Background: an optimization exercise with open tools, aiming at small area and a short achievable clock period. Do not read the settings as production practice.
The RTL was checked by simulation tests, not by an equivalence proof against the original design.

==> design/flow/run.sh <==
#!/bin/bash
# synth_recipe.tcl (not shown) runs the flow's synth.tcl, then flattens the netlist and writes it again
# the make line also repeats each setting of config.mk as NAME=value (left out here)
make -C /OpenROAD-flow-scripts/flow DESIGN_CONFIG=/design/flow/config.mk WORK_HOME=/design/flow/orfs CLKGATE_MAP_FILE= SYNTH_SCRIPT=/design/flow/synth_recipe.tcl finish
==> design/flow/config.mk <==
export PLATFORM = sky130hd
export DESIGN_NAME = dvp
export DESIGN_NICKNAME = dvp
export VERILOG_FILES = /design/flow/design.v
export SDC_FILE = /design/flow/constraint.sdc
export NUM_CORES = 4
export LEC_CHECK = 0
export CAP_MARGIN = 20
export CORE_MARGIN = 2
export CORE_UTILIZATION = 40
export PLACE_DENSITY = 0.6
export SLEW_MARGIN = 20
==> design/flow/constraint.sdc <==
create_clock -name core_clock -period 10.0 [get_ports {s00_axi_aclk}]
set_input_delay 2.0000 -clock core_clock [delete_from_list [all_inputs] [get_ports {s00_axi_aclk}]]
set_output_delay 2.0000 -clock core_clock [all_outputs]
set_load 0.01 [all_outputs]
==> design/flow/design.v <==
`timescale 1 ns / 1 ps
module axi_if #(
	parameter integer C_S_AXI_DATA_WIDTH = 32,
	parameter integer C_S_AXI_ADDR_WIDTH = 14,
	parameter integer VERSION = 32'h0000
)(
	axi_aclk,
	axi_aresetn,
	axi_awaddr,
	axi_awprot,
	axi_awvalid,
	axi_awready,
	axi_wdata,
	axi_wstrb,
	axi_wvalid,
	axi_wready,
	axi_bresp,
	axi_bvalid,
	axi_bready,
	axi_araddr,
	axi_arprot,
	axi_arvalid,
	axi_arready,
	axi_rdata,
	axi_rresp,
	axi_rvalid,
	axi_rready,
	led,
	gpio_in,
	hgt,
	wdt,
	addr,
	cs,
	wr,
	wrdata,
	rddata,
	grb_r_done,
	grb_l_done,
	intr
);
input			axi_aclk;
input			axi_aresetn;
input	[13:0]	axi_awaddr;
input	[2:0]	axi_awprot;
input			axi_awvalid;
output			axi_awready;
input	[31:0]	axi_wdata;
input	[3:0]	axi_wstrb;
input			axi_wvalid;
output			axi_wready;
output	[1:0]	axi_bresp;
output			axi_bvalid;
input			axi_bready;
input	[13:0]	axi_araddr;
input	[2:0]	axi_arprot;
input			axi_arvalid;
output			axi_arready;
output	[31:0]	axi_rdata;
output	[1:0]	axi_rresp;
output			axi_rvalid;
input			axi_rready;
output	[1:0]	led;
input	[1:0]	gpio_in;
output	[10:0]	hgt, wdt;
output	[11:0]	addr;
output	[3:0]	cs;
output			wr;
output	[31:0]	wrdata;
input	[31:0]	rddata;
input			grb_r_done;
input			grb_l_done;
output			intr;
reg				axi_awready;
reg				aw_en;
reg		[13:0] 	axi_awaddr_r;
reg				axi_wready;
wire			slv_reg_wren;
reg		[31:0]	testpad;
reg		[1:0]	led;
reg		[31:0]	intr_enb;
reg		[10:0]	hgt, wdt;
reg				axi_bvalid;
reg		[1:0] 	axi_bresp;
reg		[35:0]	timer;
reg		[31:0]	intr_sts;
wire			intr;
reg				axi_arready;
reg		[13:0] 	axi_araddr_r;
wire			rd_trig;
reg		[3:0]	rd_trig_r;
reg				axi_rvalid;
reg		[1:0] 	axi_rresp;
wire			slv_reg_rden;
wire	[31:0]	reg_data_out;
reg		[31:0]	axi_rdata;
reg		[13:0]	S_AXI_ARADDR_1;
wire	[13:0]	addr_full;
wire	[11:0]	addr;
wire	[31:0]	wrdata;
wire			wr;
always @(posedge axi_aclk) begin
	if	(~axi_aresetn) begin
		axi_awready <= 1'b0;
		aw_en       <= 1'b1;
	end 
	else begin
		if (~axi_awready && axi_awvalid && axi_wvalid && aw_en) begin
			axi_awready <= 1'b1;
			aw_en       <= 1'b0;
		end
		else if (axi_bready && axi_bvalid) begin
			aw_en       <= 1'b1;
			axi_awready <= 1'b0;
		end
		else begin
			axi_awready <= 1'b0;
		end
	end
end
always @(posedge axi_aclk) begin
	if (~axi_aresetn) begin
		axi_awaddr_r <= 0;
	end 
	else begin
    	if (~axi_awready && axi_awvalid && axi_wvalid && aw_en) begin
			axi_awaddr_r <= axi_awaddr;
		end
	end
end
always @(posedge axi_aclk) begin
	if (~axi_aresetn) begin
		axi_wready <= 1'b0;
	end 
	else begin
		if (~axi_wready && axi_wvalid && axi_awvalid && aw_en) begin
			axi_wready <= 1'b1;
		end
		else begin
			axi_wready <= 1'b0;
		end
	end
end
assign slv_reg_wren = (axi_wready & axi_wvalid & axi_awready & axi_awvalid);
always @(posedge axi_aclk) begin
	if (~axi_aresetn) begin
		testpad  <= 32'h01234567;
		led      <=  2'b01;
		intr_enb <= 32'b0;
		hgt      <= 11'd480;
		wdt      <= 11'd640;
	end 
	else begin
		if (slv_reg_wren) begin
			case (axi_awaddr_r[13:2])
				12'h001: testpad  <= axi_wdata;
				12'h002: led      <= axi_wdata[1:0];
				12'h005: intr_enb <= axi_wdata;
				12'h008: begin
					hgt           <= axi_wdata[26:16];
					wdt           <= axi_wdata[10: 0];
				end
				default: begin
					testpad  <= testpad;
					led      <= led;
					intr_enb <= intr_enb;
					hgt      <= hgt;
					wdt      <= wdt;
				end
			endcase
		end
	end
end
always @(posedge axi_aclk) begin
	if (~axi_aresetn) begin
		axi_bvalid  <= 0;
		axi_bresp   <= 2'b0;
	end 
	else begin
		if (axi_awready && axi_awvalid && ~axi_bvalid && axi_wready && axi_wvalid) begin
			axi_bvalid <= 1'b1;
			axi_bresp  <= 2'b0;  
		end
		else begin
			if (axi_bready && axi_bvalid) begin
				axi_bvalid <= 1'b0; 
			end
		end
	end
end
always @(posedge axi_aclk) begin
	if (~axi_aresetn) begin
		timer <= 36'b0;
	end 
	else begin
		timer <= timer + 1'b1;
	end
end
always @(negedge axi_aresetn or posedge axi_aclk) begin
	if (~axi_aresetn) begin
		intr_sts <= 32'b0;
	end 
	else begin
		if (slv_reg_wren & axi_awaddr_r[13:2] == 12'h006) begin
			intr_sts <= intr_sts & ~axi_wdata;  
		end
		else begin
			intr_sts[31:2] <= 30'b0;
			intr_sts[1] <= (grb_r_done) ? 1'b1 : intr_sts[1];
			intr_sts[0] <= (grb_l_done) ? 1'b1 : intr_sts[0];
		end
	end
end
assign intr = |(intr_enb[31:0] & intr_sts[31:0]);
always @(posedge axi_aclk) begin
	if (~axi_aresetn) begin
		axi_arready  <= 1'b0;
		axi_araddr_r <= 0;
	end 
	else begin
		if (~axi_arready && axi_arvalid) begin
			axi_arready  <= 1'b1;
			axi_araddr_r <= axi_araddr;
		end
		else begin
			axi_arready <= 1'b0;
		end
	end
end
assign rd_trig = (axi_arready && axi_arvalid && ~axi_rvalid);
always @(posedge axi_aclk) begin
	if (~axi_aresetn) begin
		rd_trig_r <= 0;
	end
	else begin
		rd_trig_r <= {rd_trig_r[2:0], rd_trig};
	end
end
always @(posedge axi_aclk) begin
	if (~axi_aresetn) begin
		axi_rvalid <= 0;
		axi_rresp  <= 0;
	end 
	else begin
		if (rd_trig_r[3]) begin
			axi_rvalid <= 1'b1;
			axi_rresp  <= 2'b0;  
		end   
		else if (axi_rvalid && axi_rready) begin
			axi_rvalid <= 1'b0;
		end
	end
end
assign slv_reg_rden = rd_trig_r[2];
assign reg_data_out[31:0] = (
	(axi_araddr_r[13:2] == 12'h000) ? VERSION :
	(axi_araddr_r[13:2] == 12'h001) ? testpad :
	(axi_araddr_r[13:2] == 12'h002) ? {30'b0, led[1:0]} :
	(axi_araddr_r[13:2] == 12'h004) ? timer[35:4] :
	(axi_araddr_r[13:2] == 12'h005) ? intr_enb[31:0] :
	(axi_araddr_r[13:2] == 12'h006) ? intr_sts[31:0] :
	(axi_araddr_r[13:2] == 12'h007) ? {30'b0, gpio_in[1:0]} :
	(axi_araddr_r[13:2] == 12'h008) ? {5'b0, hgt[10:0], 5'b0, wdt[10:0]} :
	                                  rddata[31:0]
);
always @(posedge axi_aclk) begin
	if (~axi_aresetn) begin
		axi_rdata <= 0;
	end 
	else begin
		if (slv_reg_rden) begin
			axi_rdata <= reg_data_out;
		end
	end
end
always @(posedge axi_aclk) begin
	if (~axi_aresetn) begin
		S_AXI_ARADDR_1 <= 0;
	end
	else begin
		if (axi_arvalid & axi_arready) begin
			S_AXI_ARADDR_1 <= axi_araddr;
		end
	end
end
assign addr_full[13:0] = (
	(axi_wvalid)  ? axi_awaddr[13:0] : 
	(axi_arvalid) ? axi_araddr[13:0] :
	                S_AXI_ARADDR_1[13:0]
);
assign addr = addr_full[11:0];
assign wrdata[31:0] = axi_wdata[31:0];
assign cs[0] = (addr_full[13:12] == 2'b00);
assign cs[1] = (addr_full[13:12] == 2'b01);
assign cs[2] = (addr_full[13:12] == 2'b10);
assign cs[3] = (addr_full[13:12] == 2'b11);
assign wr = axi_wready;
endmodule
`timescale 1 ns / 1 ps
module csi_if (
	rst_n, clk,
	ibus_cs,
	ibus_wr,
	ibus_addr,
	ibus_wrdata,
	ibus_rddata,
	vrst_n,
	tvalid_in,
	tready_in,
	tuser_in,
	tlast_in,
	tdata_in,
	tdest_in,
	tkeep_in,
	tvalid_out,
	tready_out,
	tuser_out,
	tlast_out,
	tdata_out,
	tdest_out,
	tkeep_out
);
input			rst_n, clk;
input			ibus_cs;
input			ibus_wr;
input	[7:0]	ibus_addr;
input	[31:0]	ibus_wrdata;
output	[31:0]	ibus_rddata;
output			vrst_n;
input			tvalid_in;
output			tready_in;
input			tuser_in;
input			tlast_in;
input	[15:0]	tdata_in;
input	[3:0]	tdest_in;
input	[3:0]	tkeep_in;
output			tvalid_out;
input			tready_out;
output			tuser_out;
output			tlast_out;
output	[15:0]	tdata_out;
output	[3:0]	tdest_out;
output	[3:0]	tkeep_out;
reg				ctrl;
reg		[3:0]	ptn_sel;
wire			vrst_n;
wire	[31:0]	ibus_rddata;
reg				tlast_in_r;
reg		[15:0]	col, col_r;
wire			sof;
reg		[15:0]	row, row_r;
reg		[31:0]	frm_len, frm_len_r;
reg		[31:0]	frm_cnt;
reg		[7:0]	ptn1, ptn2, ptn3;
reg		[12:0]	ptn4_cnt1;
reg		[2:0]	ptn4_cnt2;
wire	[15:0]	ptn4;
wire	[7:0]	ptn5;
reg				tvalid_out;
reg				tready_in;
reg				tuser_out, tlast_out;
reg		[15:0]	tdata_out;
reg		[3:0]	tdest_out, tkeep_out;
always @(negedge rst_n or posedge clk) begin
	if (~rst_n) begin
		ctrl    <= 1'b0;
		ptn_sel <= 4'b0;
	end
	else begin
		if (ibus_cs & ibus_wr) begin
			case (ibus_addr[7:2])
				6'h00: ctrl    <= ibus_wrdata[    0];
				6'h03: ptn_sel <= ibus_wrdata[ 3: 0];
				default: begin
					ctrl    <= ctrl;
					ptn_sel <= ptn_sel;
				end
			endcase
		end
	end
end
assign vrst_n = ctrl;
assign ibus_rddata[31:0] = (
	(~ibus_cs)               ?  32'b0 :
	(ibus_addr[7:2] == 6'h0) ? {31'b0, ctrl} :
	(ibus_addr[7:2] == 6'h1) ?  32'b0 :
	(ibus_addr[7:2] == 6'h2) ? {row_r[15:0], col_r[15:0]} :
	(ibus_addr[7:2] == 6'h3) ? {28'b0, ptn_sel[3:0]} :
	(ibus_addr[7:2] == 6'h4) ? {frm_len_r[31:0]} :
	(ibus_addr[7:2] == 6'h5) ? {frm_cnt[31:0]} :
	                            32'b0
);
always @(negedge rst_n or posedge clk) begin
	if (~rst_n) begin
		tlast_in_r <= 1'b0;
	end
	else begin
		tlast_in_r <= tlast_in;
	end
end
always @(negedge rst_n or posedge clk) begin
	if (~rst_n) begin
		col <= 16'b0;
	end
	else begin
		if (~vrst_n) begin
			col <= 0;
		end
		else if (tlast_in_r) begin
			col <= 0;
		end
		else if (tvalid_in) begin
			col <= col + 1'b1;
		end
	end
end
always @(negedge rst_n or posedge clk) begin
	if (~rst_n) begin
		col_r <= 16'b0;
	end
	else begin
		if (~vrst_n) begin
			col_r <= 0;
		end
		else if (tlast_in_r) begin
			col_r <= col;
		end
	end
end
assign sof = tuser_in;  
always @(negedge rst_n or posedge clk) begin
	if (~rst_n) begin
		row <= 16'b0;
	end
	else begin
		if (sof) begin
			row <= 0;
		end
		else if (tlast_in) begin
			row <= row + 1'b1;
		end
	end
end
always @(negedge rst_n or posedge clk) begin
	if (~rst_n) begin
		row_r <= 16'b0;
	end
	else begin
		if (~vrst_n) begin
			row_r <= 0;
		end
		else if (sof) begin
			row_r <= row;
		end
	end
end
always @(negedge rst_n or posedge clk) begin
	if (~rst_n) begin
		frm_len <= 32'b0;
	end
	else begin
		if (~vrst_n | sof) begin
			frm_len <= 0;
		end
		else begin
			frm_len <= frm_len + 1'b1;
		end
	end
end
always @(negedge rst_n or posedge clk) begin
	if (~rst_n) begin
		frm_len_r <= 32'b0;
	end
	else begin
		if (~vrst_n) begin
			frm_len_r <= 0;
		end
		else if (sof) begin
			frm_len_r <= frm_len;
		end
	end
end
always @(negedge rst_n or posedge clk) begin
	if (~rst_n) begin
		frm_cnt <= 32'b0;
	end
	else begin
		if (~vrst_n) begin
			frm_cnt <= 0;
		end
		else if (sof) begin
			frm_cnt <= frm_cnt + 1'b1;
		end
	end
end
always @(negedge rst_n or posedge clk) begin
	if (~rst_n) begin
		ptn1 <= 8'b0;
	end
	else begin
		if (sof | tlast_in) begin
			ptn1 <= 0;
		end
		else if (tvalid_in) begin
			ptn1 <= ptn1 + 1'b1;
		end
	end
end
always @(negedge rst_n or posedge clk) begin
	if (~rst_n) begin
		ptn2 <= 8'b0;
	end
	else begin
		if (sof) begin
			ptn2 <= 0;
		end
		else if (tlast_in) begin
			ptn2 <= ptn2 + 1'b1;
		end
	end
end
always @(negedge rst_n or posedge clk) begin
	if (~rst_n) begin
		ptn3 <= 8'b0;
	end
	else begin
		if (sof) begin
			ptn3 <= ptn3 + 1'b1;
		end
	end
end
always @(negedge rst_n or posedge clk) begin
	if (~rst_n) begin
		ptn4_cnt1 <= 13'b0;  
		ptn4_cnt2 <=  3'b0;  
	end
	else begin
		if (sof | tlast_in) begin
			ptn4_cnt1 <= 0;
			ptn4_cnt2 <= 0;
		end
		else if (tvalid_in) begin
			if (ptn4_cnt1 == col_r[15:3] - 1'b1) begin
				ptn4_cnt1 <= 0;
				ptn4_cnt2 <= ptn4_cnt2 + 1'b1;
			end
			else begin
				ptn4_cnt1 <= ptn4_cnt1 + 1'b1;
			end
		end
	end
end
assign ptn4[15:8] = (  
	(ptn4_cnt2[2:0] == 0) ? 255 :
	(ptn4_cnt2[2:0] == 1) ? 255 :
	(ptn4_cnt2[2:0] == 2) ? 215 :
	(ptn4_cnt2[2:0] == 3) ? 199 :
	(ptn4_cnt2[2:0] == 4) ?  79 :
	(ptn4_cnt2[2:0] == 5) ?  63 :
	(ptn4_cnt2[2:0] == 6) ?  15 :
	                          0
);
assign ptn4[7:0] = (  
	(ptn4_cnt2[2:0] == 0) ? ((~col[0]) ? 128 : 128) :
	(ptn4_cnt2[2:0] == 1) ? ((~col[0]) ?   0 : 143) :
	(ptn4_cnt2[2:0] == 2) ? ((~col[0]) ? 223 :   0) :
	(ptn4_cnt2[2:0] == 3) ? ((~col[0]) ?   0 :   0) :
	(ptn4_cnt2[2:0] == 4) ? ((~col[0]) ? 255 : 255) :
	(ptn4_cnt2[2:0] == 5) ? ((~col[0]) ?  32 : 255) :
	(ptn4_cnt2[2:0] == 6) ? ((~col[0]) ? 255 : 112) :
	                        ((~col[0]) ? 128 : 128)
);
assign ptn5[7:0] = (col[6] ^ row[6]) ? 8'd0 : 8'd255;
always @(negedge rst_n or posedge clk) begin
	if (~rst_n) begin
		tvalid_out <=  1'b0;
		tready_in  <=  1'b0;
		tuser_out  <=  1'b0;
		tlast_out  <=  1'b0;
		tdata_out  <= 16'b0;
		tdest_out  <=  4'b0;
		tkeep_out  <=  4'b0;
	end
	else begin
		tvalid_out <= tvalid_in;
		tready_in  <= tready_out;
		tuser_out  <= tuser_in;
		tlast_out  <= tlast_in;
		tdata_out  <= (
			(~tvalid_in)        ? 16'h0080           :
			(ptn_sel[3:0] == 0) ? tdata_in[15:0]     :
			(ptn_sel[3:0] == 1) ? {ptn1[7:0], 8'h80} :
			(ptn_sel[3:0] == 2) ? {ptn2[7:0], 8'h80} :
			(ptn_sel[3:0] == 3) ? {ptn3[7:0], 8'h80} :
			(ptn_sel[3:0] == 4) ?  ptn4[15:0]        :
			(ptn_sel[3:0] == 5) ? {ptn5[7:0], 8'h80} :
			                      tdata_in[15:0]
		);
		tdest_out  <= tdest_in[3:0];
		tkeep_out  <= tkeep_in[3:0];
	end
end
endmodule
`timescale 1 ns / 1 ps
module grb_fifo (
	input				rst_n,
	input				srst,
	input				clk,
	input		[31:0]	din,
	input				wr_en,
	output				full,
	output		[10:0]	data_count,
	output				wr_rst_busy,
	input				rd_en,
	output	reg	[31:0]	dout,
	output				empty,
	output				rd_rst_busy
);
localparam AW = 5;
localparam DEPTH = 1 << AW;
reg		[31:0]	mem [0:DEPTH-1];
reg		[AW-1:0]	wr_ptr, rd_ptr;
reg		[AW:0]	cnt;
wire			do_wr = wr_en & ~full;
wire			do_rd = rd_en & ~empty;
assign full  = (cnt == DEPTH);
assign empty = (cnt == 0);
assign data_count = {{(10-AW){1'b0}}, cnt};
assign wr_rst_busy = 1'b0;
assign rd_rst_busy = 1'b0;
always @(posedge clk) begin
	if (do_wr) mem[wr_ptr] <= din;
end
always @(negedge rst_n or posedge clk) begin
	if (~rst_n) begin
		wr_ptr <= 0;
		rd_ptr <= 0;
		cnt    <= 0;
		dout   <= 32'b0;
	end
	else if (srst) begin
		wr_ptr <= 0;
		rd_ptr <= 0;
		cnt    <= 0;
		dout   <= 32'b0;
	end
	else begin
		if (do_wr) wr_ptr <= wr_ptr + 1'b1;
		if (do_rd) begin
			rd_ptr <= rd_ptr + 1'b1;
			dout   <= mem[rd_ptr];
		end
		cnt <= cnt + do_wr - do_rd;
	end
end
endmodule
`timescale 1 ns / 1 ps
module grb # (
	parameter integer POSITION = 0  
) (
	rst_n, clk,
	hgt_m1,
	wdt,
	ibus_cs,
	ibus_wr,
	ibus_addr,
	ibus_wrdata,
	ibus_rddata,
	csi_tdata,
	csi_tdest,
	csi_tuser,
	csi_tkeep,
	csi_tvalid,
	csi_tlast,
	csi_tready,
	dwr_req,
	dwr_ack,
	dwr_dout,
	dwr_vout
);
input			rst_n, clk;
input	[10:0]	hgt_m1, wdt;
input			ibus_cs;
input			ibus_wr;
input	[7:0]	ibus_addr;
input	[31:0]	ibus_wrdata;
output	[31:0]	ibus_rddata;
input	[15:0]	csi_tdata;
input	[3:0]	csi_tdest;
input			csi_tuser;
input	[3:0]	csi_tkeep;
input			csi_tvalid;
input			csi_tlast;
output			csi_tready;
output			dwr_req;
input			dwr_ack;
output	[31:0]	dwr_dout;
output			dwr_vout;
reg				ctrl;
reg		[10:0]	addr_a, addr_b, addr_c;
reg		[7:0]	bst_len_m1;
wire	[8:0]	bst_len;
wire	[31:0]	ibus_rddata;
wire			enb;
reg				trig;
wire			csi_tready, sof;
reg				trig_hold;
reg				grb_on;
wire			data_valid;
reg		[15:0]	csi_tdata_r;
reg				wr_phase;
wire			fifo_wr;
wire	[31:0]	fifo_din;
wire			fifo_full;
wire	[10:0]	fifo_cnt;
wire	[31:0]	fifo_dout;
wire			fifo_empty;
reg				fifo_ovf, fifo_udf;
wire			data_rdy;
reg		[1:0]	state;
reg		[7:0]	bst_cnt;
wire			bst_end;
wire	[10:0]	next_col;
reg		[10:0]	col_cnt;
wire			col_end;
reg		[10:0]	row_cnt;
wire			row_end, frm_end;
reg		[1:0]	bank, bank_r;
reg				last_bst;
reg				dwr_req;
wire			fifo_rd;
wire			cmd_phase, addr_phase;
reg				data_phase;
reg		[30:0]	addr;
wire			dwr_vout;
wire	[31:0]	dwr_dout;
always @(negedge rst_n or posedge clk) begin
	if (~rst_n) begin
		ctrl       <=  1'b0;
		addr_a     <= 11'h200;
		addr_b     <= 11'h214;
		addr_c     <= 11'h218;
		bst_len_m1 <=  8'd15;  
	end
	else begin
		if (ibus_cs & ibus_wr) begin
			case (ibus_addr[7:2])
				6'h00: ctrl       <= ibus_wrdata[    0];
				6'h02: addr_a     <= ibus_wrdata[30:20];
				6'h03: addr_b     <= ibus_wrdata[30:20];
				6'h04: addr_c     <= ibus_wrdata[30:20];
				6'h05: bst_len_m1 <= ibus_wrdata[ 7: 0];
				default: begin
					ctrl       <= ctrl;
					addr_a     <= addr_a;
					addr_b     <= addr_b;
					addr_c     <= addr_c;
					bst_len_m1 <= bst_len_m1;
				end
			endcase
		end
	end
end
assign bst_len[8:0] = bst_len_m1 + 1'b1;  
assign ibus_rddata[31:0] = (
	(~ibus_cs)               ?  32'b0 :
	(ibus_addr[7:2] == 6'h0) ? {31'b0, ctrl} :
	(ibus_addr[7:2] == 6'h1) ? {22'b0, bank_r[1:0], 5'b0, grb_on, fifo_udf, fifo_ovf} :
	(ibus_addr[7:2] == 6'h2) ? {1'b0, addr_a[10:0], 20'b0} :
	(ibus_addr[7:2] == 6'h3) ? {1'b0, addr_b[10:0], 20'b0} :
	(ibus_addr[7:2] == 6'h4) ? {1'b0, addr_c[10:0], 20'b0} :
	(ibus_addr[7:2] == 6'h5) ? {24'b0, bst_len_m1[7:0]} :
	                           32'b0
);
assign enb = ctrl;
always @(negedge rst_n or posedge clk) begin
	if (~rst_n) begin
		trig <= 1'b0;
	end
	else begin
		if (ibus_cs & ibus_wr & (ibus_addr[7:2] == 6'h6)) begin
			trig <= 1'b1;
		end
		else begin
			trig <= 1'b0;
		end
	end
end
assign csi_tready = 1'b1;
assign sof = csi_tuser;
always @(negedge rst_n or posedge clk) begin
	if (~rst_n) begin
		trig_hold <= 1'b0;
	end
	else begin
		if (sof) begin
			trig_hold <= 1'b0;
		end
		else if (trig) begin
			trig_hold <= 1'b1;
		end
	end
end
always @(negedge rst_n or posedge clk) begin
	if (~rst_n) begin
		grb_on <= 1'b0;
	end
	else begin
		if (~enb) begin
			grb_on <= 1'b0;
		end
		else if (trig_hold & sof) begin
			grb_on <= 1'b1;
		end
	end
end
assign data_valid = ((trig_hold & sof) | grb_on) & csi_tvalid;
always @(negedge rst_n or posedge clk) begin
	if (~rst_n) begin
		csi_tdata_r <= 16'b0;
	end
	else begin
		if (~enb) begin
			csi_tdata_r <= 0;
		end
		else if (data_valid) begin
			csi_tdata_r <= csi_tdata;
		end
	end
end
always @(negedge rst_n or posedge clk) begin
	if (~rst_n) begin
		wr_phase <= 1'b0;
	end
	else begin
		if (~enb) begin
			wr_phase <= 1'b0;
		end
		else if (data_valid) begin
			wr_phase <= ~wr_phase;
		end
	end
end
assign fifo_wr = wr_phase;
assign fifo_din[31:0] = {
	csi_tdata[ 7:0],
	csi_tdata[15:8],
	csi_tdata_r[ 7:0],
	csi_tdata_r[15:8]
};
grb_fifo grb_fifo (
	.rst_n (rst_n),
	.srst (~enb),
	.clk  (clk),
	.din    (fifo_din[31:0]),
	.wr_en  (fifo_wr),
	.full   (fifo_full),
	.data_count  (fifo_cnt[10:0]),
	.wr_rst_busy (),
	.rd_en  (fifo_rd),
	.dout   (fifo_dout[31:0]),
	.empty  (fifo_empty),
	.rd_rst_busy   ()
);
always @(negedge rst_n or posedge clk) begin
	if (~rst_n) begin
		fifo_ovf <= 1'b0;
	end
	else begin
		if (~enb) begin
			fifo_ovf <= 1'b0;
		end
		else if (fifo_full & fifo_wr) begin
			fifo_ovf <= 1'b1;
		end
	end
end
always @(negedge rst_n or posedge clk) begin
	if (~rst_n) begin
		fifo_udf <= 1'b0;
	end
	else begin
		if (~enb) begin
			fifo_udf <= 1'b0;
		end
		else if (fifo_empty & fifo_rd) begin
			fifo_udf <= 1'b1;
		end
	end
end
assign data_rdy = (fifo_cnt[10:0] > bst_len_m1[7:0]);
always @(negedge rst_n or posedge clk) begin
	if (~rst_n) begin
		state <= 2'b0;
	end
	else begin
		if (~enb) begin
			state <= 0;
		end
		else begin
			case (state)
				0: if (data_rdy) state <= 1;
				1: if (dwr_ack)  state <= 2;
				2: if (bst_end)  state <= 3;
				3:               state <= 0;
			endcase
		end
	end
end
always @(negedge rst_n or posedge clk) begin
	if (~rst_n) begin
		bst_cnt <= 8'b0;
	end
	else begin
		if (state == 2) begin
			if (bst_end) begin
				bst_cnt <= 0;
			end
			else begin
				bst_cnt <= bst_cnt + 1'b1;
			end
		end
		else begin
			bst_cnt <= 0;
		end
	end
end
assign bst_end = (state == 2) & (bst_cnt == bst_len_m1);
assign next_col[10:0] = col_cnt[10:0] + bst_len[8:0];
always @(negedge rst_n or posedge clk) begin
	if (~rst_n) begin
		col_cnt <= 11'b0;
	end
	else begin
		if (~enb | sof) begin
			col_cnt <= 0;
		end
		else if (bst_end) begin
			if (col_end) begin
				col_cnt <= 0;
			end
			else begin
				col_cnt <= next_col;
			end
		end
	end
end
assign col_end = (next_col >= wdt[10:1]);
always @(negedge rst_n or posedge clk) begin
	if (~rst_n) begin
		row_cnt <= 11'b0;
	end
	else begin
		if (~enb | sof) begin
			row_cnt <= 0;
		end
		else if (bst_end & col_end) begin
			row_cnt <= row_cnt + 1'b1;
		end
	end
end
assign row_end = (row_cnt == hgt_m1);
assign frm_end = bst_end & col_end & row_end;
always @(negedge rst_n or posedge clk) begin
	if (~rst_n) begin
		bank <= 2'b0;
	end
	else begin
		if (~enb) begin
			bank <= 0;
		end
		else if (frm_end) begin
			if (bank == 2) begin
				bank <= 0;
			end
			else begin
				bank <= bank + 1'b1;
			end
		end
	end
end
always @(negedge rst_n or posedge clk) begin
	if (~rst_n) begin
		bank_r <= 2'b0;
	end
	else begin
		if (~enb) begin
			bank_r <= 0;
		end
		else if (frm_end) begin
			bank_r <= bank;
		end
	end
end
always @(negedge rst_n or posedge clk) begin
	if (~rst_n) begin
		last_bst <= 1'b0;
	end
	else begin
		if (col_end & row_end) begin
			last_bst <= 1'b1;
		end
		else begin
			last_bst <= 1'b0;
		end
	end
end
always @(negedge rst_n or posedge clk) begin
	if (~rst_n) begin
		dwr_req <= 1'b0;
	end
	else begin
		if (~enb) begin
			dwr_req <= 1'b0;
		end
		else if ((state == 0) & data_rdy) begin
			dwr_req <= 1'b1;
		end
		else if (state == 3) begin
			dwr_req <= 1'b0;
		end
	end
end
assign fifo_rd = (state == 2);
assign cmd_phase = (state == 1) & dwr_ack;
assign addr_phase = (state == 2) & (bst_cnt == 0);
always @(negedge rst_n or posedge clk) begin
	if (~rst_n) begin
		data_phase <= 1'b0;
	end
	else begin
		data_phase <= fifo_rd;
	end
end
always @(negedge rst_n or posedge clk) begin
	if (~rst_n) begin
		addr <= 31'b0;
	end
	else begin
		if (~enb) begin
			addr <= 0;
		end
		else if (sof) begin
			if (POSITION == 0) begin
				case (bank)
					0: addr <= {addr_a[10:0], 20'b0};
					1: addr <= {addr_b[10:0], 20'b0};
					2: addr <= {addr_c[10:0], 20'b0};
					default: addr <= {addr_a[10:0], 20'b0};
				endcase
			end
			else begin
				case (bank)
					0: addr <= {addr_a[10:0], 8'b0, wdt[10:0], 1'b0};
					1: addr <= {addr_b[10:0], 8'b0, wdt[10:0], 1'b0};
					2: addr <= {addr_c[10:0], 8'b0, wdt[10:0], 1'b0};
					default: addr <= {addr_a[10:0], 8'b0, wdt[10:0], 1'b0};
				endcase
			end
		end
		else if (bst_end) begin
			if (col_end) begin
				addr <= addr + {bst_len[8:0], 2'b00} + {wdt[10:0], 1'b0};
			end
			else begin
				addr <= addr + {bst_len[8:0], 2'b00};
			end
		end
	end
end
assign dwr_vout = cmd_phase | addr_phase | data_phase;
assign dwr_dout[31:0] = (
	(cmd_phase)  ? {22'b0, last_bst, 1'b0, bst_len_m1[7:0]} :
	(addr_phase) ? {1'b0, addr[30:0]} :
	(data_phase) ? fifo_dout[31:0] :
	               32'b0
);
endmodule
`timescale 1 ns / 1 ps
module arb_fifo (
	input				rst_n,
	input				srst,
	input				clk,
	input		[35:0]	din,
	input				wr_en,
	output				full,
	output				wr_rst_busy,
	input				rd_en,
	output	reg	[35:0]	dout,
	output				empty,
	output				rd_rst_busy
);
localparam AW = 6;
localparam DEPTH = 1 << AW;
reg		[35:0]	mem [0:DEPTH-1];
reg		[AW-1:0]	wr_ptr, rd_ptr;
reg		[AW:0]	cnt;
wire			do_wr = wr_en & ~full;
wire			do_rd = rd_en & ~empty;
assign full  = (cnt == DEPTH);
assign empty = (cnt == 0);
assign wr_rst_busy = 1'b0;
assign rd_rst_busy = 1'b0;
always @(posedge clk) begin
	if (do_wr) mem[wr_ptr] <= din;
end
always @(negedge rst_n or posedge clk) begin
	if (~rst_n) begin
		wr_ptr <= 0;
		rd_ptr <= 0;
		cnt    <= 0;
		dout   <= 36'b0;
	end
	else if (srst) begin
		wr_ptr <= 0;
		rd_ptr <= 0;
		cnt    <= 0;
		dout   <= 36'b0;
	end
	else begin
		if (do_wr) wr_ptr <= wr_ptr + 1'b1;
		if (do_rd) begin
			rd_ptr <= rd_ptr + 1'b1;
			dout   <= mem[rd_ptr];
		end
		cnt <= cnt + do_wr - do_rd;
	end
end
endmodule
`timescale 1 ns / 1 ps
module arb (
	rst_n, clk,
	ibus_cs,
	ibus_wr,
	ibus_addr,
	ibus_wrdata,
	ibus_rddata,
	done,
	req,
	ack,
	valid_in,
	data_in,
	strb_in,
	valid_out,
	data_out,
	axi_aclk,
	axi_awaddr,
	axi_awlen,
	axi_awvalid,
	axi_awready,
	axi_wdata,
	axi_wstrb,
	axi_wvalid,
	axi_wready,
	axi_wlast,
	axi_araddr,
	axi_arlen,
	axi_arvalid,
	axi_arready,
	axi_rdata,
	axi_rvalid,
	axi_rready,
	axi_rlast,
	axi_bvalid,
	axi_bready
);
parameter NR = 6;  
input				rst_n, clk;
input				ibus_cs;
input				ibus_wr;
input	[7:0]		ibus_addr;
input	[31:0]		ibus_wrdata;
output	[31:0]		ibus_rddata;
output	[NR-1:0]	done;
input	[NR-1:0]	req;
output	[NR-1:0]	ack;
input				valid_in;
input	[31:0]		data_in;
input	[3:0]		strb_in;
output				valid_out;
output	[31:0]		data_out;
input				axi_aclk;
output	[31:0]		axi_awaddr;
output	[7:0]		axi_awlen;
output				axi_awvalid;
input				axi_awready;
output	[31:0]		axi_wdata;
output	[3:0]		axi_wstrb;
output				axi_wvalid;
input				axi_wready;
output				axi_wlast;
output	[31:0]		axi_araddr;
output	[7:0]		axi_arlen;
output				axi_arvalid;
input				axi_arready;
input	[31:0]		axi_rdata;
input				axi_rvalid;
output				axi_rready;
input				axi_rlast;
input				axi_bvalid;
output				axi_bready;
reg		[3:0]		ctrl;
wire	[31:0]		ibus_rddata;
wire				fifo_enb;
reg		[NR-1:0]	ack;
wire				busy;
reg		[NR-1:0]	ack_r;
wire				fifo_wr;
wire	[35:0]		fifo_din;
wire	[35:0]		fifo_dout;
wire				fifo_full;
wire				fifo_empty;
reg					fifo_ovf;
reg					fifo_udf;
wire				axi_ready;
wire				fifo_rd;
reg		[2:0]		rd_state;
wire				last_bit;
wire				rd_wrn;
wire	[7:0]		bst_len_m1;
reg					last_bit_r;
reg					rd_wrn_r;
reg		[7:0]		bst_len_m1_r;
reg		[7:0]		bst_cnt;
wire				bst_end;
wire	[NR-1:0]	done;
reg					axi_awvalid;
wire	[31:0]		axi_awaddr;
reg					axi_wvalid;
wire	[3:0]		axi_wstrb;
wire	[31:0]		axi_wdata;
wire	[7:0]		axi_awlen;
reg					axi_wlast;
reg					axi_bready;
reg					axi_arvalid;
wire	[31:0]		axi_araddr;
wire				axi_rready;
wire	[7:0]		axi_arlen;
wire	[31:0]		data_out;
wire				valid_out;
always @(negedge rst_n or posedge clk) begin
	if (~rst_n) begin
		ctrl <= 4'b0001;
	end
	else begin
		if (ibus_cs & ibus_wr) begin
			case (ibus_addr[7:2])
				6'h00: ctrl <= ibus_wrdata[3:0];
				default: begin
					ctrl <= ctrl;
				end
			endcase
		end
	end
end
assign ibus_rddata[31:0] = (
	(~ibus_cs)              ?  32'b0 :
	(ibus_addr[7:2] == 6'h0) ? {28'b0, ctrl[3:0]} :
	(ibus_addr[7:2] == 6'h1) ? {30'b0, fifo_udf, fifo_ovf} :
	                           32'b0
);
assign fifo_enb = ctrl[0];
always @(negedge rst_n or posedge clk) begin
	if (~rst_n) begin
		ack <= {NR{1'b0}};
	end
	else begin
		if (~busy) begin
			if      (req[0]) ack[0] <= 1'b1;  
			else if (req[1]) ack[1] <= 1'b1; 
			else if (req[3]) ack[3] <= 1'b1; 
			else if (req[2]) ack[2] <= 1'b1; 
			else if (req[4]) ack[4] <= 1'b1; 
			else if (req[5]) ack[5] <= 1'b1; 
		end
		else if (ack[0]) ack[0] <= req[0];
		else if (ack[1]) ack[1] <= req[1];
		else if (ack[2]) ack[2] <= req[2];
		else if (ack[3]) ack[3] <= req[3];
		else if (ack[4]) ack[4] <= req[4];
		else if (ack[5]) ack[5] <= req[5];
	end
end
assign busy = |ack[NR-1:0] | (rd_state != 0);
always @(negedge rst_n or posedge clk) begin
	if (~rst_n) begin
		ack_r <= {NR{1'b0}};
	end
	else begin
		if (rd_state == 1) begin
			ack_r <= ack;
		end
	end
end
assign fifo_wr  = valid_in;
assign fifo_din[35:0] = {strb_in[3:0], data_in[31:0]};
arb_fifo arb_fifo (
	.rst_n (rst_n),
	.clk   (clk),
	.srst  (~fifo_enb),
	.din   (fifo_din[35:0]),
	.wr_en (fifo_wr),
	.full  (fifo_full),
	.wr_rst_busy (),
	.rd_en (fifo_rd),
	.dout  (fifo_dout[35:0]),
	.empty (fifo_empty),
	.rd_rst_busy ()
);
always @(negedge rst_n or posedge axi_aclk) begin
	if (~rst_n) begin
		fifo_ovf <= 1'b0;
	end
	else begin
		if (~fifo_enb) begin
			fifo_ovf <= 1'b0;
		end
		else if (fifo_full & fifo_wr) begin
			fifo_ovf <= 1'b1;
		end
	end
end
always @(negedge rst_n or posedge axi_aclk) begin
	if (~rst_n) begin
		fifo_udf <= 1'b0;
	end
	else begin
		if (~fifo_enb) begin
			fifo_udf <= 1'b0;
		end
		else if (fifo_empty & fifo_rd) begin
			fifo_udf <= 1'b1;
		end
	end
end
assign axi_ready = axi_awready & axi_arready;
assign fifo_rd = (
	((rd_state == 0) & ~fifo_empty & axi_ready) |
	((rd_state == 1) & ~fifo_empty) |
	((rd_state == 2) & ~fifo_empty) |
	((rd_state == 3) & ~fifo_empty & axi_wready)
);
always @(negedge rst_n or posedge clk) begin
	if (~rst_n) begin
		rd_state <= 3'b0;
	end
	else begin
		case (rd_state)
			0: if (fifo_rd)      rd_state <= 1;
			1: begin
				if (fifo_rd) begin
					if (~rd_wrn) rd_state <= 2;  
					else         rd_state <= 5;  
				end
			end
			2: if (fifo_rd)      rd_state <= 3;
			3: if (bst_end)      rd_state <= 4;
			4: if (axi_bready)   rd_state <= 0;
			5: if (bst_end)      rd_state <= 0;
		endcase
	end
end
assign last_bit   = fifo_dout[9];
assign rd_wrn     = fifo_dout[8];
assign bst_len_m1 = fifo_dout[7:0];
always @(negedge rst_n or posedge clk) begin
	if (~rst_n) begin
		last_bit_r   <= 1'b0;
		rd_wrn_r     <= 1'b0;
		bst_len_m1_r <= 8'b0;
	end
	else begin
		if (rd_state == 1) begin
			last_bit_r   <= last_bit;
			rd_wrn_r     <= rd_wrn;
			bst_len_m1_r <= bst_len_m1;
		end
	end
end
always @(negedge rst_n or posedge clk) begin
	if (~rst_n) begin
		bst_cnt <= 8'b0;
	end
	else begin
		if (~fifo_enb | bst_end) begin
			bst_cnt <= 0;
		end
		else if (
			(((rd_state == 2) | (rd_state == 3)) & fifo_rd) |
			((rd_state == 5) & axi_rvalid)
		) begin
			bst_cnt <= bst_cnt + 1'b1;
		end
	end
end
assign bst_end = (
	((rd_state == 3) & (bst_cnt == bst_len_m1_r)) |
	((rd_state == 5) & (bst_cnt == bst_len_m1_r) & axi_rvalid)
);
assign done[NR-1:0] = (last_bit_r & axi_bready) ? ack_r : {NR{1'b0}};
always @(negedge rst_n or posedge clk) begin
	if (~rst_n) begin
		axi_awvalid <= 1'b0;
	end
	else begin
		if ((rd_state == 1) & fifo_rd & ~rd_wrn) begin
			axi_awvalid <= 1'b1;
		end
		else begin
			axi_awvalid <= 1'b0;
		end
	end
end
assign axi_awaddr[31:0] = (axi_awvalid) ? fifo_dout[31:0] : 32'b0;
always @(negedge rst_n or posedge clk) begin
	if (~rst_n) begin
		axi_wvalid <= 1'b0;
	end
	else begin
		if ((rd_state == 2) || (rd_state == 3)) begin
			axi_wvalid <= 1'b1;
		end
		else begin
			axi_wvalid <= 1'b0;
		end
	end
end
assign axi_wstrb[3:0]   = (axi_wvalid) ? fifo_dout[35:32] : 4'hF;
assign axi_wdata[31:0]  = (axi_wvalid) ? fifo_dout[31: 0] : 32'b0;
assign axi_awlen[7:0]   = bst_len_m1_r[7:0];
always @(negedge rst_n or posedge clk) begin
	if (~rst_n) begin
		axi_wlast <= 1'b0;
	end
	else begin
		if (~rd_wrn_r & bst_end) begin
			axi_wlast <= 1'b1;
		end
		else begin
			axi_wlast <= 1'b0;
		end
	end
end
always @(negedge rst_n or posedge clk) begin
	if (~rst_n) begin
		axi_bready <= 1'b0;
	end
	else begin
		if (axi_bready) begin
			axi_bready <= 1'b0;
		end
		else if (axi_bvalid) begin
			axi_bready <= 1'b1;
		end
	end
end
always @(negedge rst_n or posedge clk) begin
	if (~rst_n) begin
		axi_arvalid <= 1'b0;
	end
	else begin
		if ((rd_state == 1) & fifo_rd & rd_wrn) begin
			axi_arvalid <= 1'b1;
		end
		else begin
			axi_arvalid <= 1'b0;
		end
	end
end
assign axi_araddr[31:0] = (axi_arvalid) ? fifo_dout[31:0] : 32'b0;
assign axi_rready       = (rd_state == 4);
assign axi_arlen[7:0]   = bst_len_m1_r[7:0];
assign data_out[31:0]  = axi_rdata[31:0];
assign valid_out = axi_rready & axi_rvalid;
wire	[7:0]	tp;
reg		[7:0]	tp_r;
reg				err;
assign tp = axi_wdata[15:8];
always @(negedge rst_n or posedge clk) begin
	if (~rst_n) begin
		tp_r <= 8'hFF;
	end
	else begin
		if (axi_wvalid & axi_wready) begin
			tp_r <= tp;
		end
	end
end
always @(negedge rst_n or posedge clk) begin
	if (~rst_n) begin
		err <= 1'b0;
	end
	else begin
		if (axi_wvalid & axi_wready) begin
			if (tp != tp_r + 1'b1) begin
				err <= 1'b1;
			end
			else begin
				err <= 1'b0;
			end
		end
	end
end
endmodule
`timescale 1 ns / 1 ps
module dvp # (
	parameter integer C_S_AXI_DATA_WIDTH = 32,
	parameter integer C_S_AXI_ADDR_WIDTH = 14,
	parameter integer C_M00_AXI_ID_WIDTH	= 1,
	parameter integer C_M00_AXI_ADDR_WIDTH	= 32,
	parameter integer C_M00_AXI_DATA_WIDTH	= 32,
	parameter integer C_M00_AXI_AWUSER_WIDTH	= 0,
	parameter integer C_M00_AXI_ARUSER_WIDTH	= 0,
	parameter integer C_M00_AXI_WUSER_WIDTH	= 0,
	parameter integer C_M00_AXI_RUSER_WIDTH	= 0,
	parameter integer C_M00_AXI_BUSER_WIDTH	= 0
) (
	led,
	vrst1_n,
	vrst2_n,
	gpio_in,
	grb_l_done,
	intr,
	s00_axi_aclk,
	s00_axi_aresetn,
	s00_axi_awaddr,
	s00_axi_awprot,
	s00_axi_awvalid,
	s00_axi_awready,
	s00_axi_wdata,
	s00_axi_wstrb,
	s00_axi_wvalid,
	s00_axi_wready,
	s00_axi_bresp,
	s00_axi_bvalid,
	s00_axi_bready,
	s00_axi_araddr,
	s00_axi_arprot,
	s00_axi_arvalid,
	s00_axi_arready,
	s00_axi_rdata,
	s00_axi_rresp,
	s00_axi_rvalid,
	s00_axi_rready,
	m00_axi_awid,
	m00_axi_awaddr,
	m00_axi_awlen,
	m00_axi_awsize,
	m00_axi_awburst,
	m00_axi_awlock,
	m00_axi_awcache,
	m00_axi_awprot,
	m00_axi_awqos,
	m00_axi_awuser,
	m00_axi_awvalid,
	m00_axi_awready,
	m00_axi_wdata,
	m00_axi_wstrb,
	m00_axi_wlast,
	m00_axi_wuser,
	m00_axi_wvalid,
	m00_axi_wready,
	m00_axi_bid,
	m00_axi_bresp,
	m00_axi_buser,
	m00_axi_bvalid,
	m00_axi_bready,
	m00_axi_arid,
	m00_axi_araddr,
	m00_axi_arlen,
	m00_axi_arsize,
	m00_axi_arburst,
	m00_axi_arlock,
	m00_axi_arcache,
	m00_axi_arprot,
	m00_axi_arqos,
	m00_axi_aruser,
	m00_axi_arvalid,
	m00_axi_arready,
	m00_axi_rid,
	m00_axi_rdata,
	m00_axi_rresp,
	m00_axi_rlast,
	m00_axi_ruser,
	m00_axi_rvalid,
	m00_axi_rready,
	v1_tvalid,
	v1_tready,
	v1_tuser,
	v1_tlast,
	v1_tdata,
	v1_tdest,
	v2_tvalid,
	v2_tready,
	v2_tuser,
	v2_tlast,
	v2_tdata,
	v2_tdest
);
localparam VERSION = 32'h0101;
output	[1:0]	led;
output			vrst1_n, vrst2_n;
input	[1:0]	gpio_in;
output          grb_l_done;
output			intr;
input			s00_axi_aclk;
input			s00_axi_aresetn;
input	[13:0]	s00_axi_awaddr;
input	[2:0]	s00_axi_awprot;
input			s00_axi_awvalid;
output			s00_axi_awready;
input	[31:0]	s00_axi_wdata;
input	[3:0]	s00_axi_wstrb;
input			s00_axi_wvalid;
output			s00_axi_wready;
output	[1:0]	s00_axi_bresp;
output			s00_axi_bvalid;
input			s00_axi_bready;
input	[13:0]	s00_axi_araddr;
input	[2:0]	s00_axi_arprot;
input			s00_axi_arvalid;
output			s00_axi_arready;
output	[31:0]	s00_axi_rdata;
output	[1:0]	s00_axi_rresp;
output			s00_axi_rvalid;
input			s00_axi_rready;
output			m00_axi_awid;
output	[31:0]	m00_axi_awaddr;
output	[7:0]	m00_axi_awlen;
output	[2:0]	m00_axi_awsize;
output	[1:0]	m00_axi_awburst;
output			m00_axi_awlock;
output	[3:0]	m00_axi_awcache;
output	[2:0]	m00_axi_awprot;
output	[3:0]	m00_axi_awqos;
output			m00_axi_awuser;
output			m00_axi_awvalid;
input			m00_axi_awready;
output	[31:0]	m00_axi_wdata;
output	[3:0]	m00_axi_wstrb;
output			m00_axi_wlast;
output			m00_axi_wuser;
output			m00_axi_wvalid;
input			m00_axi_wready;
input			m00_axi_bid;
input	[1:0]	m00_axi_bresp;
input			m00_axi_buser;
input			m00_axi_bvalid;
output			m00_axi_bready;
output			m00_axi_arid;
output	[31:0]	m00_axi_araddr;
output	[7:0]	m00_axi_arlen;
output	[2:0]	m00_axi_arsize;
output	[1:0]	m00_axi_arburst;
output			m00_axi_arlock;
output	[3:0]	m00_axi_arcache;
output	[2:0]	m00_axi_arprot;
output	[3:0]	m00_axi_arqos;
output			m00_axi_aruser;
output			m00_axi_arvalid;
input			m00_axi_arready;
input			m00_axi_rid;
input	[31:0]	m00_axi_rdata;
input	[1:0]	m00_axi_rresp;
input			m00_axi_rlast;
input			m00_axi_ruser;
input			m00_axi_rvalid;
output			m00_axi_rready;
input			v1_tvalid;
output			v1_tready;
input			v1_tuser;
input			v1_tlast;
input	[15:0]	v1_tdata;
input	[9:0]	v1_tdest;
input			v2_tvalid;
output			v2_tready;
input			v2_tuser;
input			v2_tlast;
input	[15:0]	v2_tdata;
input	[9:0]	v2_tdest;
wire			clk, rst_n;
wire	[1:0]	led;
wire	[10:0]	hgt, wdt;
wire	[11:0]	ibus_addr;
wire	[3:0]	ibus_cs;
wire			ibus_wr;
wire	[31:0]	ibus_wrdata;
wire	[31:0]	ibus_rddata;
wire			ibus_cs_arb, ibus_cs_csi_l, ibus_cs_csi_r, ibus_cs_grb;
wire			ibus_cs_grb_l, ibus_cs_grb_r;
wire	[10:0]	hgt_m1, wdt_m1;
wire	[31:0]	ibus_rddata_csi_l;
wire			vrst1_n;
wire			v1_tready;
wire			csi_l_tvalid, csi_l_tuser, csi_l_tlast;
wire	[15:0]	csi_l_tdata;
wire	[3:0]	csi_l_tdest, csi_l_tkeep;
wire	[31:0]	ibus_rddata_csi_r;
wire			vrs2_n;
wire			v2_tready;
wire			csi_r_tvalid, csi_r_tuser, csi_r_tlast;
wire	[15:0]	csi_r_tdata;
wire	[3:0]	csi_r_tdest, csi_r_tkeep;
wire	[31:0]	ibus_rddata_grb_l;
wire			csi_l_tready;
wire			grb_l_req;
wire	[31:0]	grb_l_dout;
wire			grb_l_vout;
wire	[31:0]	ibus_rddata_grb_r;
wire			csi_r_tready;
wire			grb_r_req;
wire	[31:0]	grb_r_dout;
wire			grb_r_vout;
wire	[5:0]	arb_req;
wire			arb_vin;
wire	[31:0]	arb_din;
wire	[3:0]	arb_strb;
wire			grb_r_ack, grb_l_ack;
wire			grb_r_done, grb_l_done;
wire	[31:0]	ibus_rddata_arb;
wire	[5:0]	arb_done;
wire	[5:0]	arb_ack;
assign clk   = s00_axi_aclk;
assign rst_n = s00_axi_aresetn;
axi_if #(
	C_S_AXI_DATA_WIDTH,
	C_S_AXI_ADDR_WIDTH,
	VERSION
) axi_if (
	.axi_aclk    (s00_axi_aclk),
	.axi_aresetn (s00_axi_aresetn),
	.axi_awaddr  (s00_axi_awaddr),
	.axi_awprot  (s00_axi_awprot),
	.axi_awvalid (s00_axi_awvalid),
	.axi_awready (s00_axi_awready),
	.axi_wdata   (s00_axi_wdata),
	.axi_wstrb   (s00_axi_wstrb),
	.axi_wvalid  (s00_axi_wvalid),
	.axi_wready  (s00_axi_wready),
	.axi_bresp   (s00_axi_bresp),
	.axi_bvalid  (s00_axi_bvalid),
	.axi_bready  (s00_axi_bready),
	.axi_araddr  (s00_axi_araddr),
	.axi_arprot  (s00_axi_arprot),
	.axi_arvalid (s00_axi_arvalid),
	.axi_arready (s00_axi_arready),
	.axi_rdata   (s00_axi_rdata),
	.axi_rresp   (s00_axi_rresp),
	.axi_rvalid  (s00_axi_rvalid),
	.axi_rready  (s00_axi_rready),
	.led     (led),
	.gpio_in (gpio_in),
	.hgt     (hgt),
	.wdt     (wdt),
	.addr   (ibus_addr),
	.cs     (ibus_cs),
	.wr     (ibus_wr),
	.wrdata (ibus_wrdata),
	.rddata (ibus_rddata),
	.grb_r_done (grb_r_done),
	.grb_l_done (grb_l_done),
	.intr     (intr)
);
assign ibus_cs_arb   = (ibus_cs[1] & (ibus_addr[11:8] == 4'h0));
assign ibus_cs_csi_l = (ibus_cs[1] & (ibus_addr[11:8] == 4'h1));
assign ibus_cs_csi_r = (ibus_cs[1] & (ibus_addr[11:8] == 4'h2));
assign ibus_cs_grb_l = (ibus_cs[1] & (ibus_addr[11:8] == 4'h3));
assign ibus_cs_grb_r = (ibus_cs[1] & (ibus_addr[11:8] == 4'h4));
assign ibus_rddata[31:0] = (
	ibus_rddata_arb[31:0] |
	ibus_rddata_csi_l[31:0] |
	ibus_rddata_csi_r[31:0] |
	ibus_rddata_grb_l[31:0] |
	ibus_rddata_grb_r[31:0]
);
assign wdt_m1[10:0] = wdt - 1'b1;
assign hgt_m1[10:0] = hgt - 1'b1;
csi_if csi_if_l (
	.rst_n (rst_n),
	.clk   (clk),
	.ibus_cs     (ibus_cs_csi_l),
	.ibus_wr     (ibus_wr),
	.ibus_addr   (ibus_addr[7:0]),
	.ibus_wrdata (ibus_wrdata[31:0]),
	.ibus_rddata (ibus_rddata_csi_l[31:0]),
	.vrst_n (vrst1_n),
	.tdata_in  (v1_tdata[15:0]),
	.tdest_in  (v1_tdest[3:0]),
	.tuser_in  (v1_tuser),
	.tkeep_in  (4'b0),
	.tvalid_in (v1_tvalid),
	.tlast_in  (v1_tlast),
	.tready_in (v1_tready),
	.tvalid_out (csi_l_tvalid),
	.tready_out (csi_l_tready),
	.tuser_out  (csi_l_tuser),
	.tlast_out  (csi_l_tlast),
	.tdata_out  (csi_l_tdata[15:0]),
	.tdest_out  (csi_l_tdest[3:0]),
	.tkeep_out  (csi_l_tkeep[3:0])
);
csi_if csi_if_r (
	.rst_n (rst_n),
	.clk   (clk),
	.ibus_cs     (ibus_cs_csi_r),
	.ibus_wr     (ibus_wr),
	.ibus_addr   (ibus_addr[7:0]),
	.ibus_wrdata (ibus_wrdata[31:0]),
	.ibus_rddata (ibus_rddata_csi_r[31:0]),
	.vrst_n (vrst2_n),
	.tdata_in  (v2_tdata[15:0]),
	.tdest_in  (v2_tdest[3:0]),
	.tuser_in  (v2_tuser),
	.tkeep_in  (4'b0),
	.tvalid_in (v2_tvalid),
	.tlast_in  (v2_tlast),
	.tready_in (v2_tready),
	.tvalid_out (csi_r_tvalid),
	.tready_out (csi_r_tready),
	.tuser_out  (csi_r_tuser),
	.tlast_out  (csi_r_tlast),
	.tdata_out  (csi_r_tdata[15:0]),
	.tdest_out  (csi_r_tdest[3:0]),
	.tkeep_out  (csi_r_tkeep[3:0])
);
grb #(0) grb_l (
	.rst_n (rst_n),
	.clk   (clk),
	.hgt_m1 (hgt_m1[10:0]),
	.wdt (wdt[10:0]),
	.ibus_cs     (ibus_cs_grb_l),
	.ibus_wr     (ibus_wr),
	.ibus_addr   (ibus_addr[7:0]),
	.ibus_wrdata (ibus_wrdata[31:0]),
	.ibus_rddata (ibus_rddata_grb_l[31:0]),
	.csi_tdata  (csi_l_tdata[15:0]),
	.csi_tdest  (csi_l_tdest[3:0]),
	.csi_tuser  (csi_l_tuser),
	.csi_tkeep  (csi_l_tkeep[3:0]),
	.csi_tvalid (csi_l_tvalid),
	.csi_tlast  (csi_l_tlast),
	.csi_tready (csi_l_tready),
	.dwr_req  (grb_l_req),
	.dwr_ack  (grb_l_ack),
	.dwr_dout (grb_l_dout[31:0]),
	.dwr_vout (grb_l_vout)
);
grb #(1) grb_r (
	.rst_n (rst_n),
	.clk   (clk),
	.hgt_m1 (hgt_m1[10:0]),
	.wdt (wdt[10:0]),
	.ibus_cs     (ibus_cs_grb_r),
	.ibus_wr     (ibus_wr),
	.ibus_addr   (ibus_addr[7:0]),
	.ibus_wrdata (ibus_wrdata[31:0]),
	.ibus_rddata (ibus_rddata_grb_r[31:0]),
	.csi_tdata  (csi_r_tdata[15:0]),
	.csi_tdest  (csi_r_tdest[3:0]),
	.csi_tuser  (csi_r_tuser),
	.csi_tkeep  (csi_r_tkeep[3:0]),
	.csi_tvalid (csi_r_tvalid),
	.csi_tlast  (csi_r_tlast),
	.csi_tready (csi_r_tready),
	.dwr_req  (grb_r_req),
	.dwr_ack  (grb_r_ack),
	.dwr_dout (grb_r_dout[31:0]),
	.dwr_vout (grb_r_vout)
);
assign arb_req[5:0] = {
	4'b0,
	grb_r_req,
	grb_l_req
};
assign arb_vin = (
	grb_r_vout | grb_l_vout
);
assign arb_din[31:0] = (
	grb_r_dout[31:0] | grb_l_dout[31:0]
);
assign arb_strb[3:0] = 4'hF;  
assign grb_r_ack = arb_ack[1];
assign grb_l_ack = arb_ack[0];
assign grb_r_done = arb_done[1];
assign grb_l_done = arb_done[0];
arb arb (
	.rst_n (rst_n),
	.clk   (clk),
	.ibus_cs     (ibus_cs_arb),
	.ibus_wr     (ibus_wr),
	.ibus_addr   (ibus_addr[7:0]),
	.ibus_wrdata (ibus_wrdata[31:0]),
	.ibus_rddata (ibus_rddata_arb[31:0]),
	.done (arb_done[5:0]),
	.req (arb_req),
	.ack (arb_ack),
	.valid_in  (arb_vin),
	.data_in   (arb_din),
	.strb_in   (arb_strb),
	.valid_out (),
	.data_out  (),
	.axi_aclk    (clk),
	.axi_awaddr  (m00_axi_awaddr),
	.axi_awlen   (m00_axi_awlen),
	.axi_awvalid (m00_axi_awvalid),
	.axi_awready (m00_axi_awready),
	.axi_wdata   (m00_axi_wdata),
	.axi_wstrb   (m00_axi_wstrb),
	.axi_wvalid  (m00_axi_wvalid),
	.axi_wready  (m00_axi_wready),
	.axi_wlast   (m00_axi_wlast),
	.axi_araddr  (m00_axi_araddr),
	.axi_arlen   (m00_axi_arlen),
	.axi_arvalid (m00_axi_arvalid),
	.axi_arready (m00_axi_arready),
	.axi_rdata   (m00_axi_rdata),
	.axi_rvalid  (m00_axi_rvalid),
	.axi_rready  (m00_axi_rready),
	.axi_rlast   (m00_axi_rlast),
	.axi_bvalid  (m00_axi_bvalid),
	.axi_bready  (m00_axi_bready)
);
assign m00_axi_awid    =  1'b0;
assign m00_axi_awsize  =  3'd2;  
assign m00_axi_awburst =  2'd1;  
assign m00_axi_awlock  =  1'b0;
assign m00_axi_awcache =  4'd2;
assign m00_axi_awprot  =  3'd0;  
assign m00_axi_awqos   =  4'd0;
assign m00_axi_awuser  =  1'b0;
assign m00_axi_wuser   =  1'b0;
assign m00_axi_arid    =  1'b0;
assign m00_axi_arsize  =  3'd2;  
assign m00_axi_arburst =  2'd1;  
assign m00_axi_arlock  =  1'b0;
assign m00_axi_arcache =  4'd2;
assign m00_axi_arprot  =  3'd0;  
assign m00_axi_arqos   =  4'd0;
assign m00_axi_aruser  =  1'b0;
endmodule
==> images/power_grid.png <==
Pins as bars on the die edge.
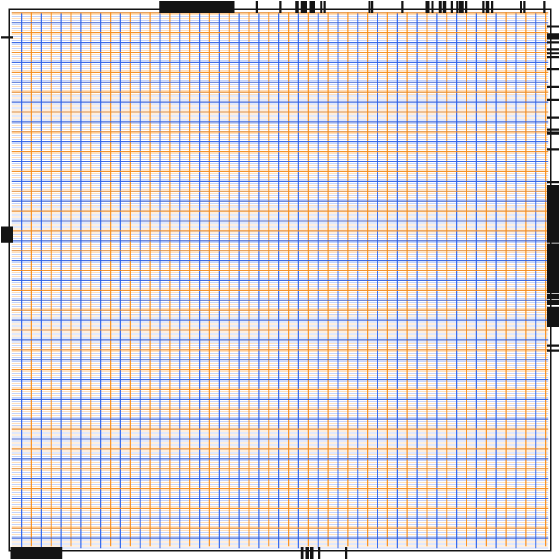
VSS -> blue
VDD -> orange
met4 straps = 54
met1 rails = 271
met5 straps = 54
rows = 270
signal pins = 393
chip width: 741 um
Die Y: 741 um
CORE AREA: 541000 um^2
worst vdd ir: 197 uV

==> summary.txt <==
Layout
  – Area delta synth->final: 14.0%
  – Commonest non-fill, non-tap cell in the layout: edfxtp_1
  – Final net count: 13.5k
  – Fraction of layout cells with a size suffix above 1: 20.7%
  – Fillcell total: 46.1k

Timing
  – Setup_tns: 0 ps
  – Clk_skew: 114 ps
  – Slew Viols, Final: 0
  – Fin crit period: 6160 ps
  – Period utilization: 61.6%
  – Final setup viols: 0

Clock tree
  – Clock buffer depth: 4
  – Root buf cell: clkbuf_16
  – Hold-fix buffers, CTS: 0
  – CTS tree: yes
  – Resize count post-CTS: 0
  – CTS Buf Count: 561
  – Clock Pin Slew Worst Setup and Hold Paths: 60 ps

Setup path
  – Startpoint Class: register
  – Worst path required time: 10880 ps
  – Cells along the critical path: inv_1 -> nor4_1 -> nand2_1 -> xnor2_1 -> ha_1 -> and3_1 -> a211oi_2 -> a21boi_0 -> nor2_1 -> nor2_1 -> nor2_1 -> xnor2_1 -> ha_1 -> o211a_1 -> a221o_1 -> nor2_1 -> buf_4 -> nor2_1 -> nand4_1 -> nor3_1 -> xnor2_1 -> nor2_1
  – Worst stage delay on the critical path: 740 ps
  – Critical path arrival: 7030 ps
  – Crit path max fanout: 23

Global routing
  – Overflow after GRT: 0
  – Met1 usage: 30.0%
  – M3 GR Usage: 3.18%

Run
  – Max-cap violations: 0

Synth
  – Mapped Cells: 12.7k
  – Post-synth top flop: edfxtp_1
  – Mapped cell area: 217000 um^2
  – Distinct cells, synth: 118
  – Most frequent cell after synthesis: edfxtp_1
  – Yosys warning count: 7
  – Synthesized flop and latch total: 5229
  – Post-synth EDFFs: 4096
  – Synth top area share: 56.6%
  – Post-synth ARST share: 17.8%
  – Commonest cells in the netlist: edfxtp_1 (4096), mux4_2 (1312), dfrtp_1 (908), nand2_1 (843), nor2_1 (711)

Drt
  – # DRC: 0
  – Routed vias: 120k
  – Detailed-route vias per instance: 5.75
  – DRT Pass-1 Iters: 7
  – Met2 WL: 290 mm
  – Routed wl met3: 43.5 mm

Floorplan
  – Initial core utilization: 40.2%

Hold path
  – Worst Hold Class: reg -> reg

Outcome
  – Outcome: timing/DRC/antenna clean
==> images/placement_by_type.png <==
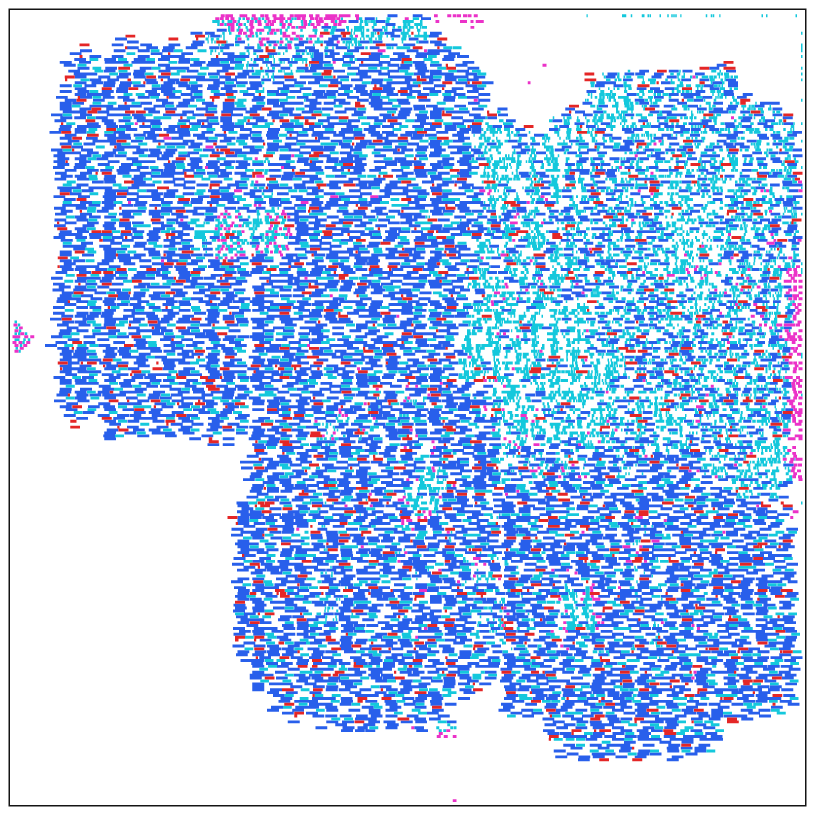
flops -> blue  # cells 5229, share of their area 63%
combinational and other logic -> cyan  # cells 6754, share of their area 27%
other buffers and delay cells -> magenta  # cells 610, share of their area 2.3%
clock drivers and dummy loads -> red  # cells 1025, share of their area 7.4%

==> area by class of cell <==
| class | count | area, um^2 | area share, % |
|---|---|---|---|
| multi-input cells | 6568 | 64400 | 26.0 |
| well taps | 7208 | 9020 | 3.64 |
| inverters | 186 | 703 | 0.284 |
| flip-flops and latches | 5229 | 150000 | 60.7 |
| diodes | 27 | 67.6 | 0.0273 |
| repair buffers | 610 | 5500 | 2.22 |
| clock buffers | 765 | 15300 | 6.16 |
| clock inverters | 260 | 2480 | 0.999 |
==> through the flow <==
stage | worst slack [ps] | hold WS, ps | cell area, um^2 | util, %
2_1_floorplan | 5090 | 403 | 217000 | -
3_3_place_gp | 3200 | 419 | 230000 | 42.5
3_5_place_dp | 3210 | 425 | 230000 | 42.5
4_1_cts | 3920 | 433 | 248000 | 45.8
5_1_grt | 3480 | 464 | 248000 | 45.8
6_report | 3840 | 429 | 248000 | 45.8
==> report_power, final <==
group          total [mW]  internal, mW  switching (mW)
clock                20.2          11.5            8.69
combinational       0.598         0.179           0.419
sequential           23.4          23.3           0.115
==> cells by family after synthesis <==
| logic type | Yosys count | synth area share (%) |
|---|---|---|
| buf+inv | 969 | 1.79 |
| flops | 5229 | 69.2 |
| simple gates | 2716 | 6.00 |
| compound gates | 1443 | 4.53 |
| mux | 1677 | 15.3 |
| other cells | 2 | 0.00346 |
| fa+ha+maj | 196 | 1.16 |
| xor+xnor | 492 | 1.98 |
==> sequential cells by signal (all words and copies together), names as in the netlist, 33 cells and up <==
name	cells
grb_r.grb_fifo.mem	1024
arb.arb_fifo.dout	33
grb_l.grb_fifo.mem	1024
arb.arb_fifo.mem	2048
axi_if.timer	36
==> path summary, 6_finish.rpt <==
check	slack [ps]	depth (start not counted)	endpoint	from
max	3840	22	grb_l.row_cnt[10]$_DFFE_PN0P_	grb_l.bst_len_m1[2]$_DFFE_PN1P_
max in group asynchronous	6850	3	csi_if_r.tdata_out[2]$_DFF_PN0_	s00_axi_aresetn
min reg2reg	430	1	arb.axi_wlast$_DFF_PN0_	arb.rd_wrn_r$_DFFE_PN0P_
min in group asynchronous	880	1	csi_if_l.tdata_out[4]$_DFF_PN0_	s00_axi_aresetn
max reg2reg	3840	22	grb_l.row_cnt[10]$_DFFE_PN0P_	grb_l.bst_len_m1[2]$_DFFE_PN1P_
min	430	1	arb.axi_wlast$_DFF_PN0_	arb.rd_wrn_r$_DFFE_PN0P_

## re-timing with driven ports
How much do the figures lean on ideal ports? The routed layout below was timed once more, with nothing changed but the port constraints.
Step 1, drivers: a clkbuf_16 drives s00_axi_aclk and a buf_2 each remaining input, both assumed.
Step 2 adds t to the input delays and takes it off the output delays; t is the mean of the earliest and latest rising clock arrival at the registers after step 1. Input paths then give back, and output paths get back, about the clock's delay inside the block.
Slacks: no drivers / after step 1 / after step 2; pairs: no drivers / after step 1.
shift t [ns]: 1.151
slack for setup (ns): 3.842 / 3.842 / 2.933
worst setup path at the end: input to register
clock arrival spread, ns: 0.119 / 0.119
After both steps setup and hold are still met in this run. For this run, drivers alone change the setup slack by 0.000 ns; drivers and shift together by -0.909 ns.
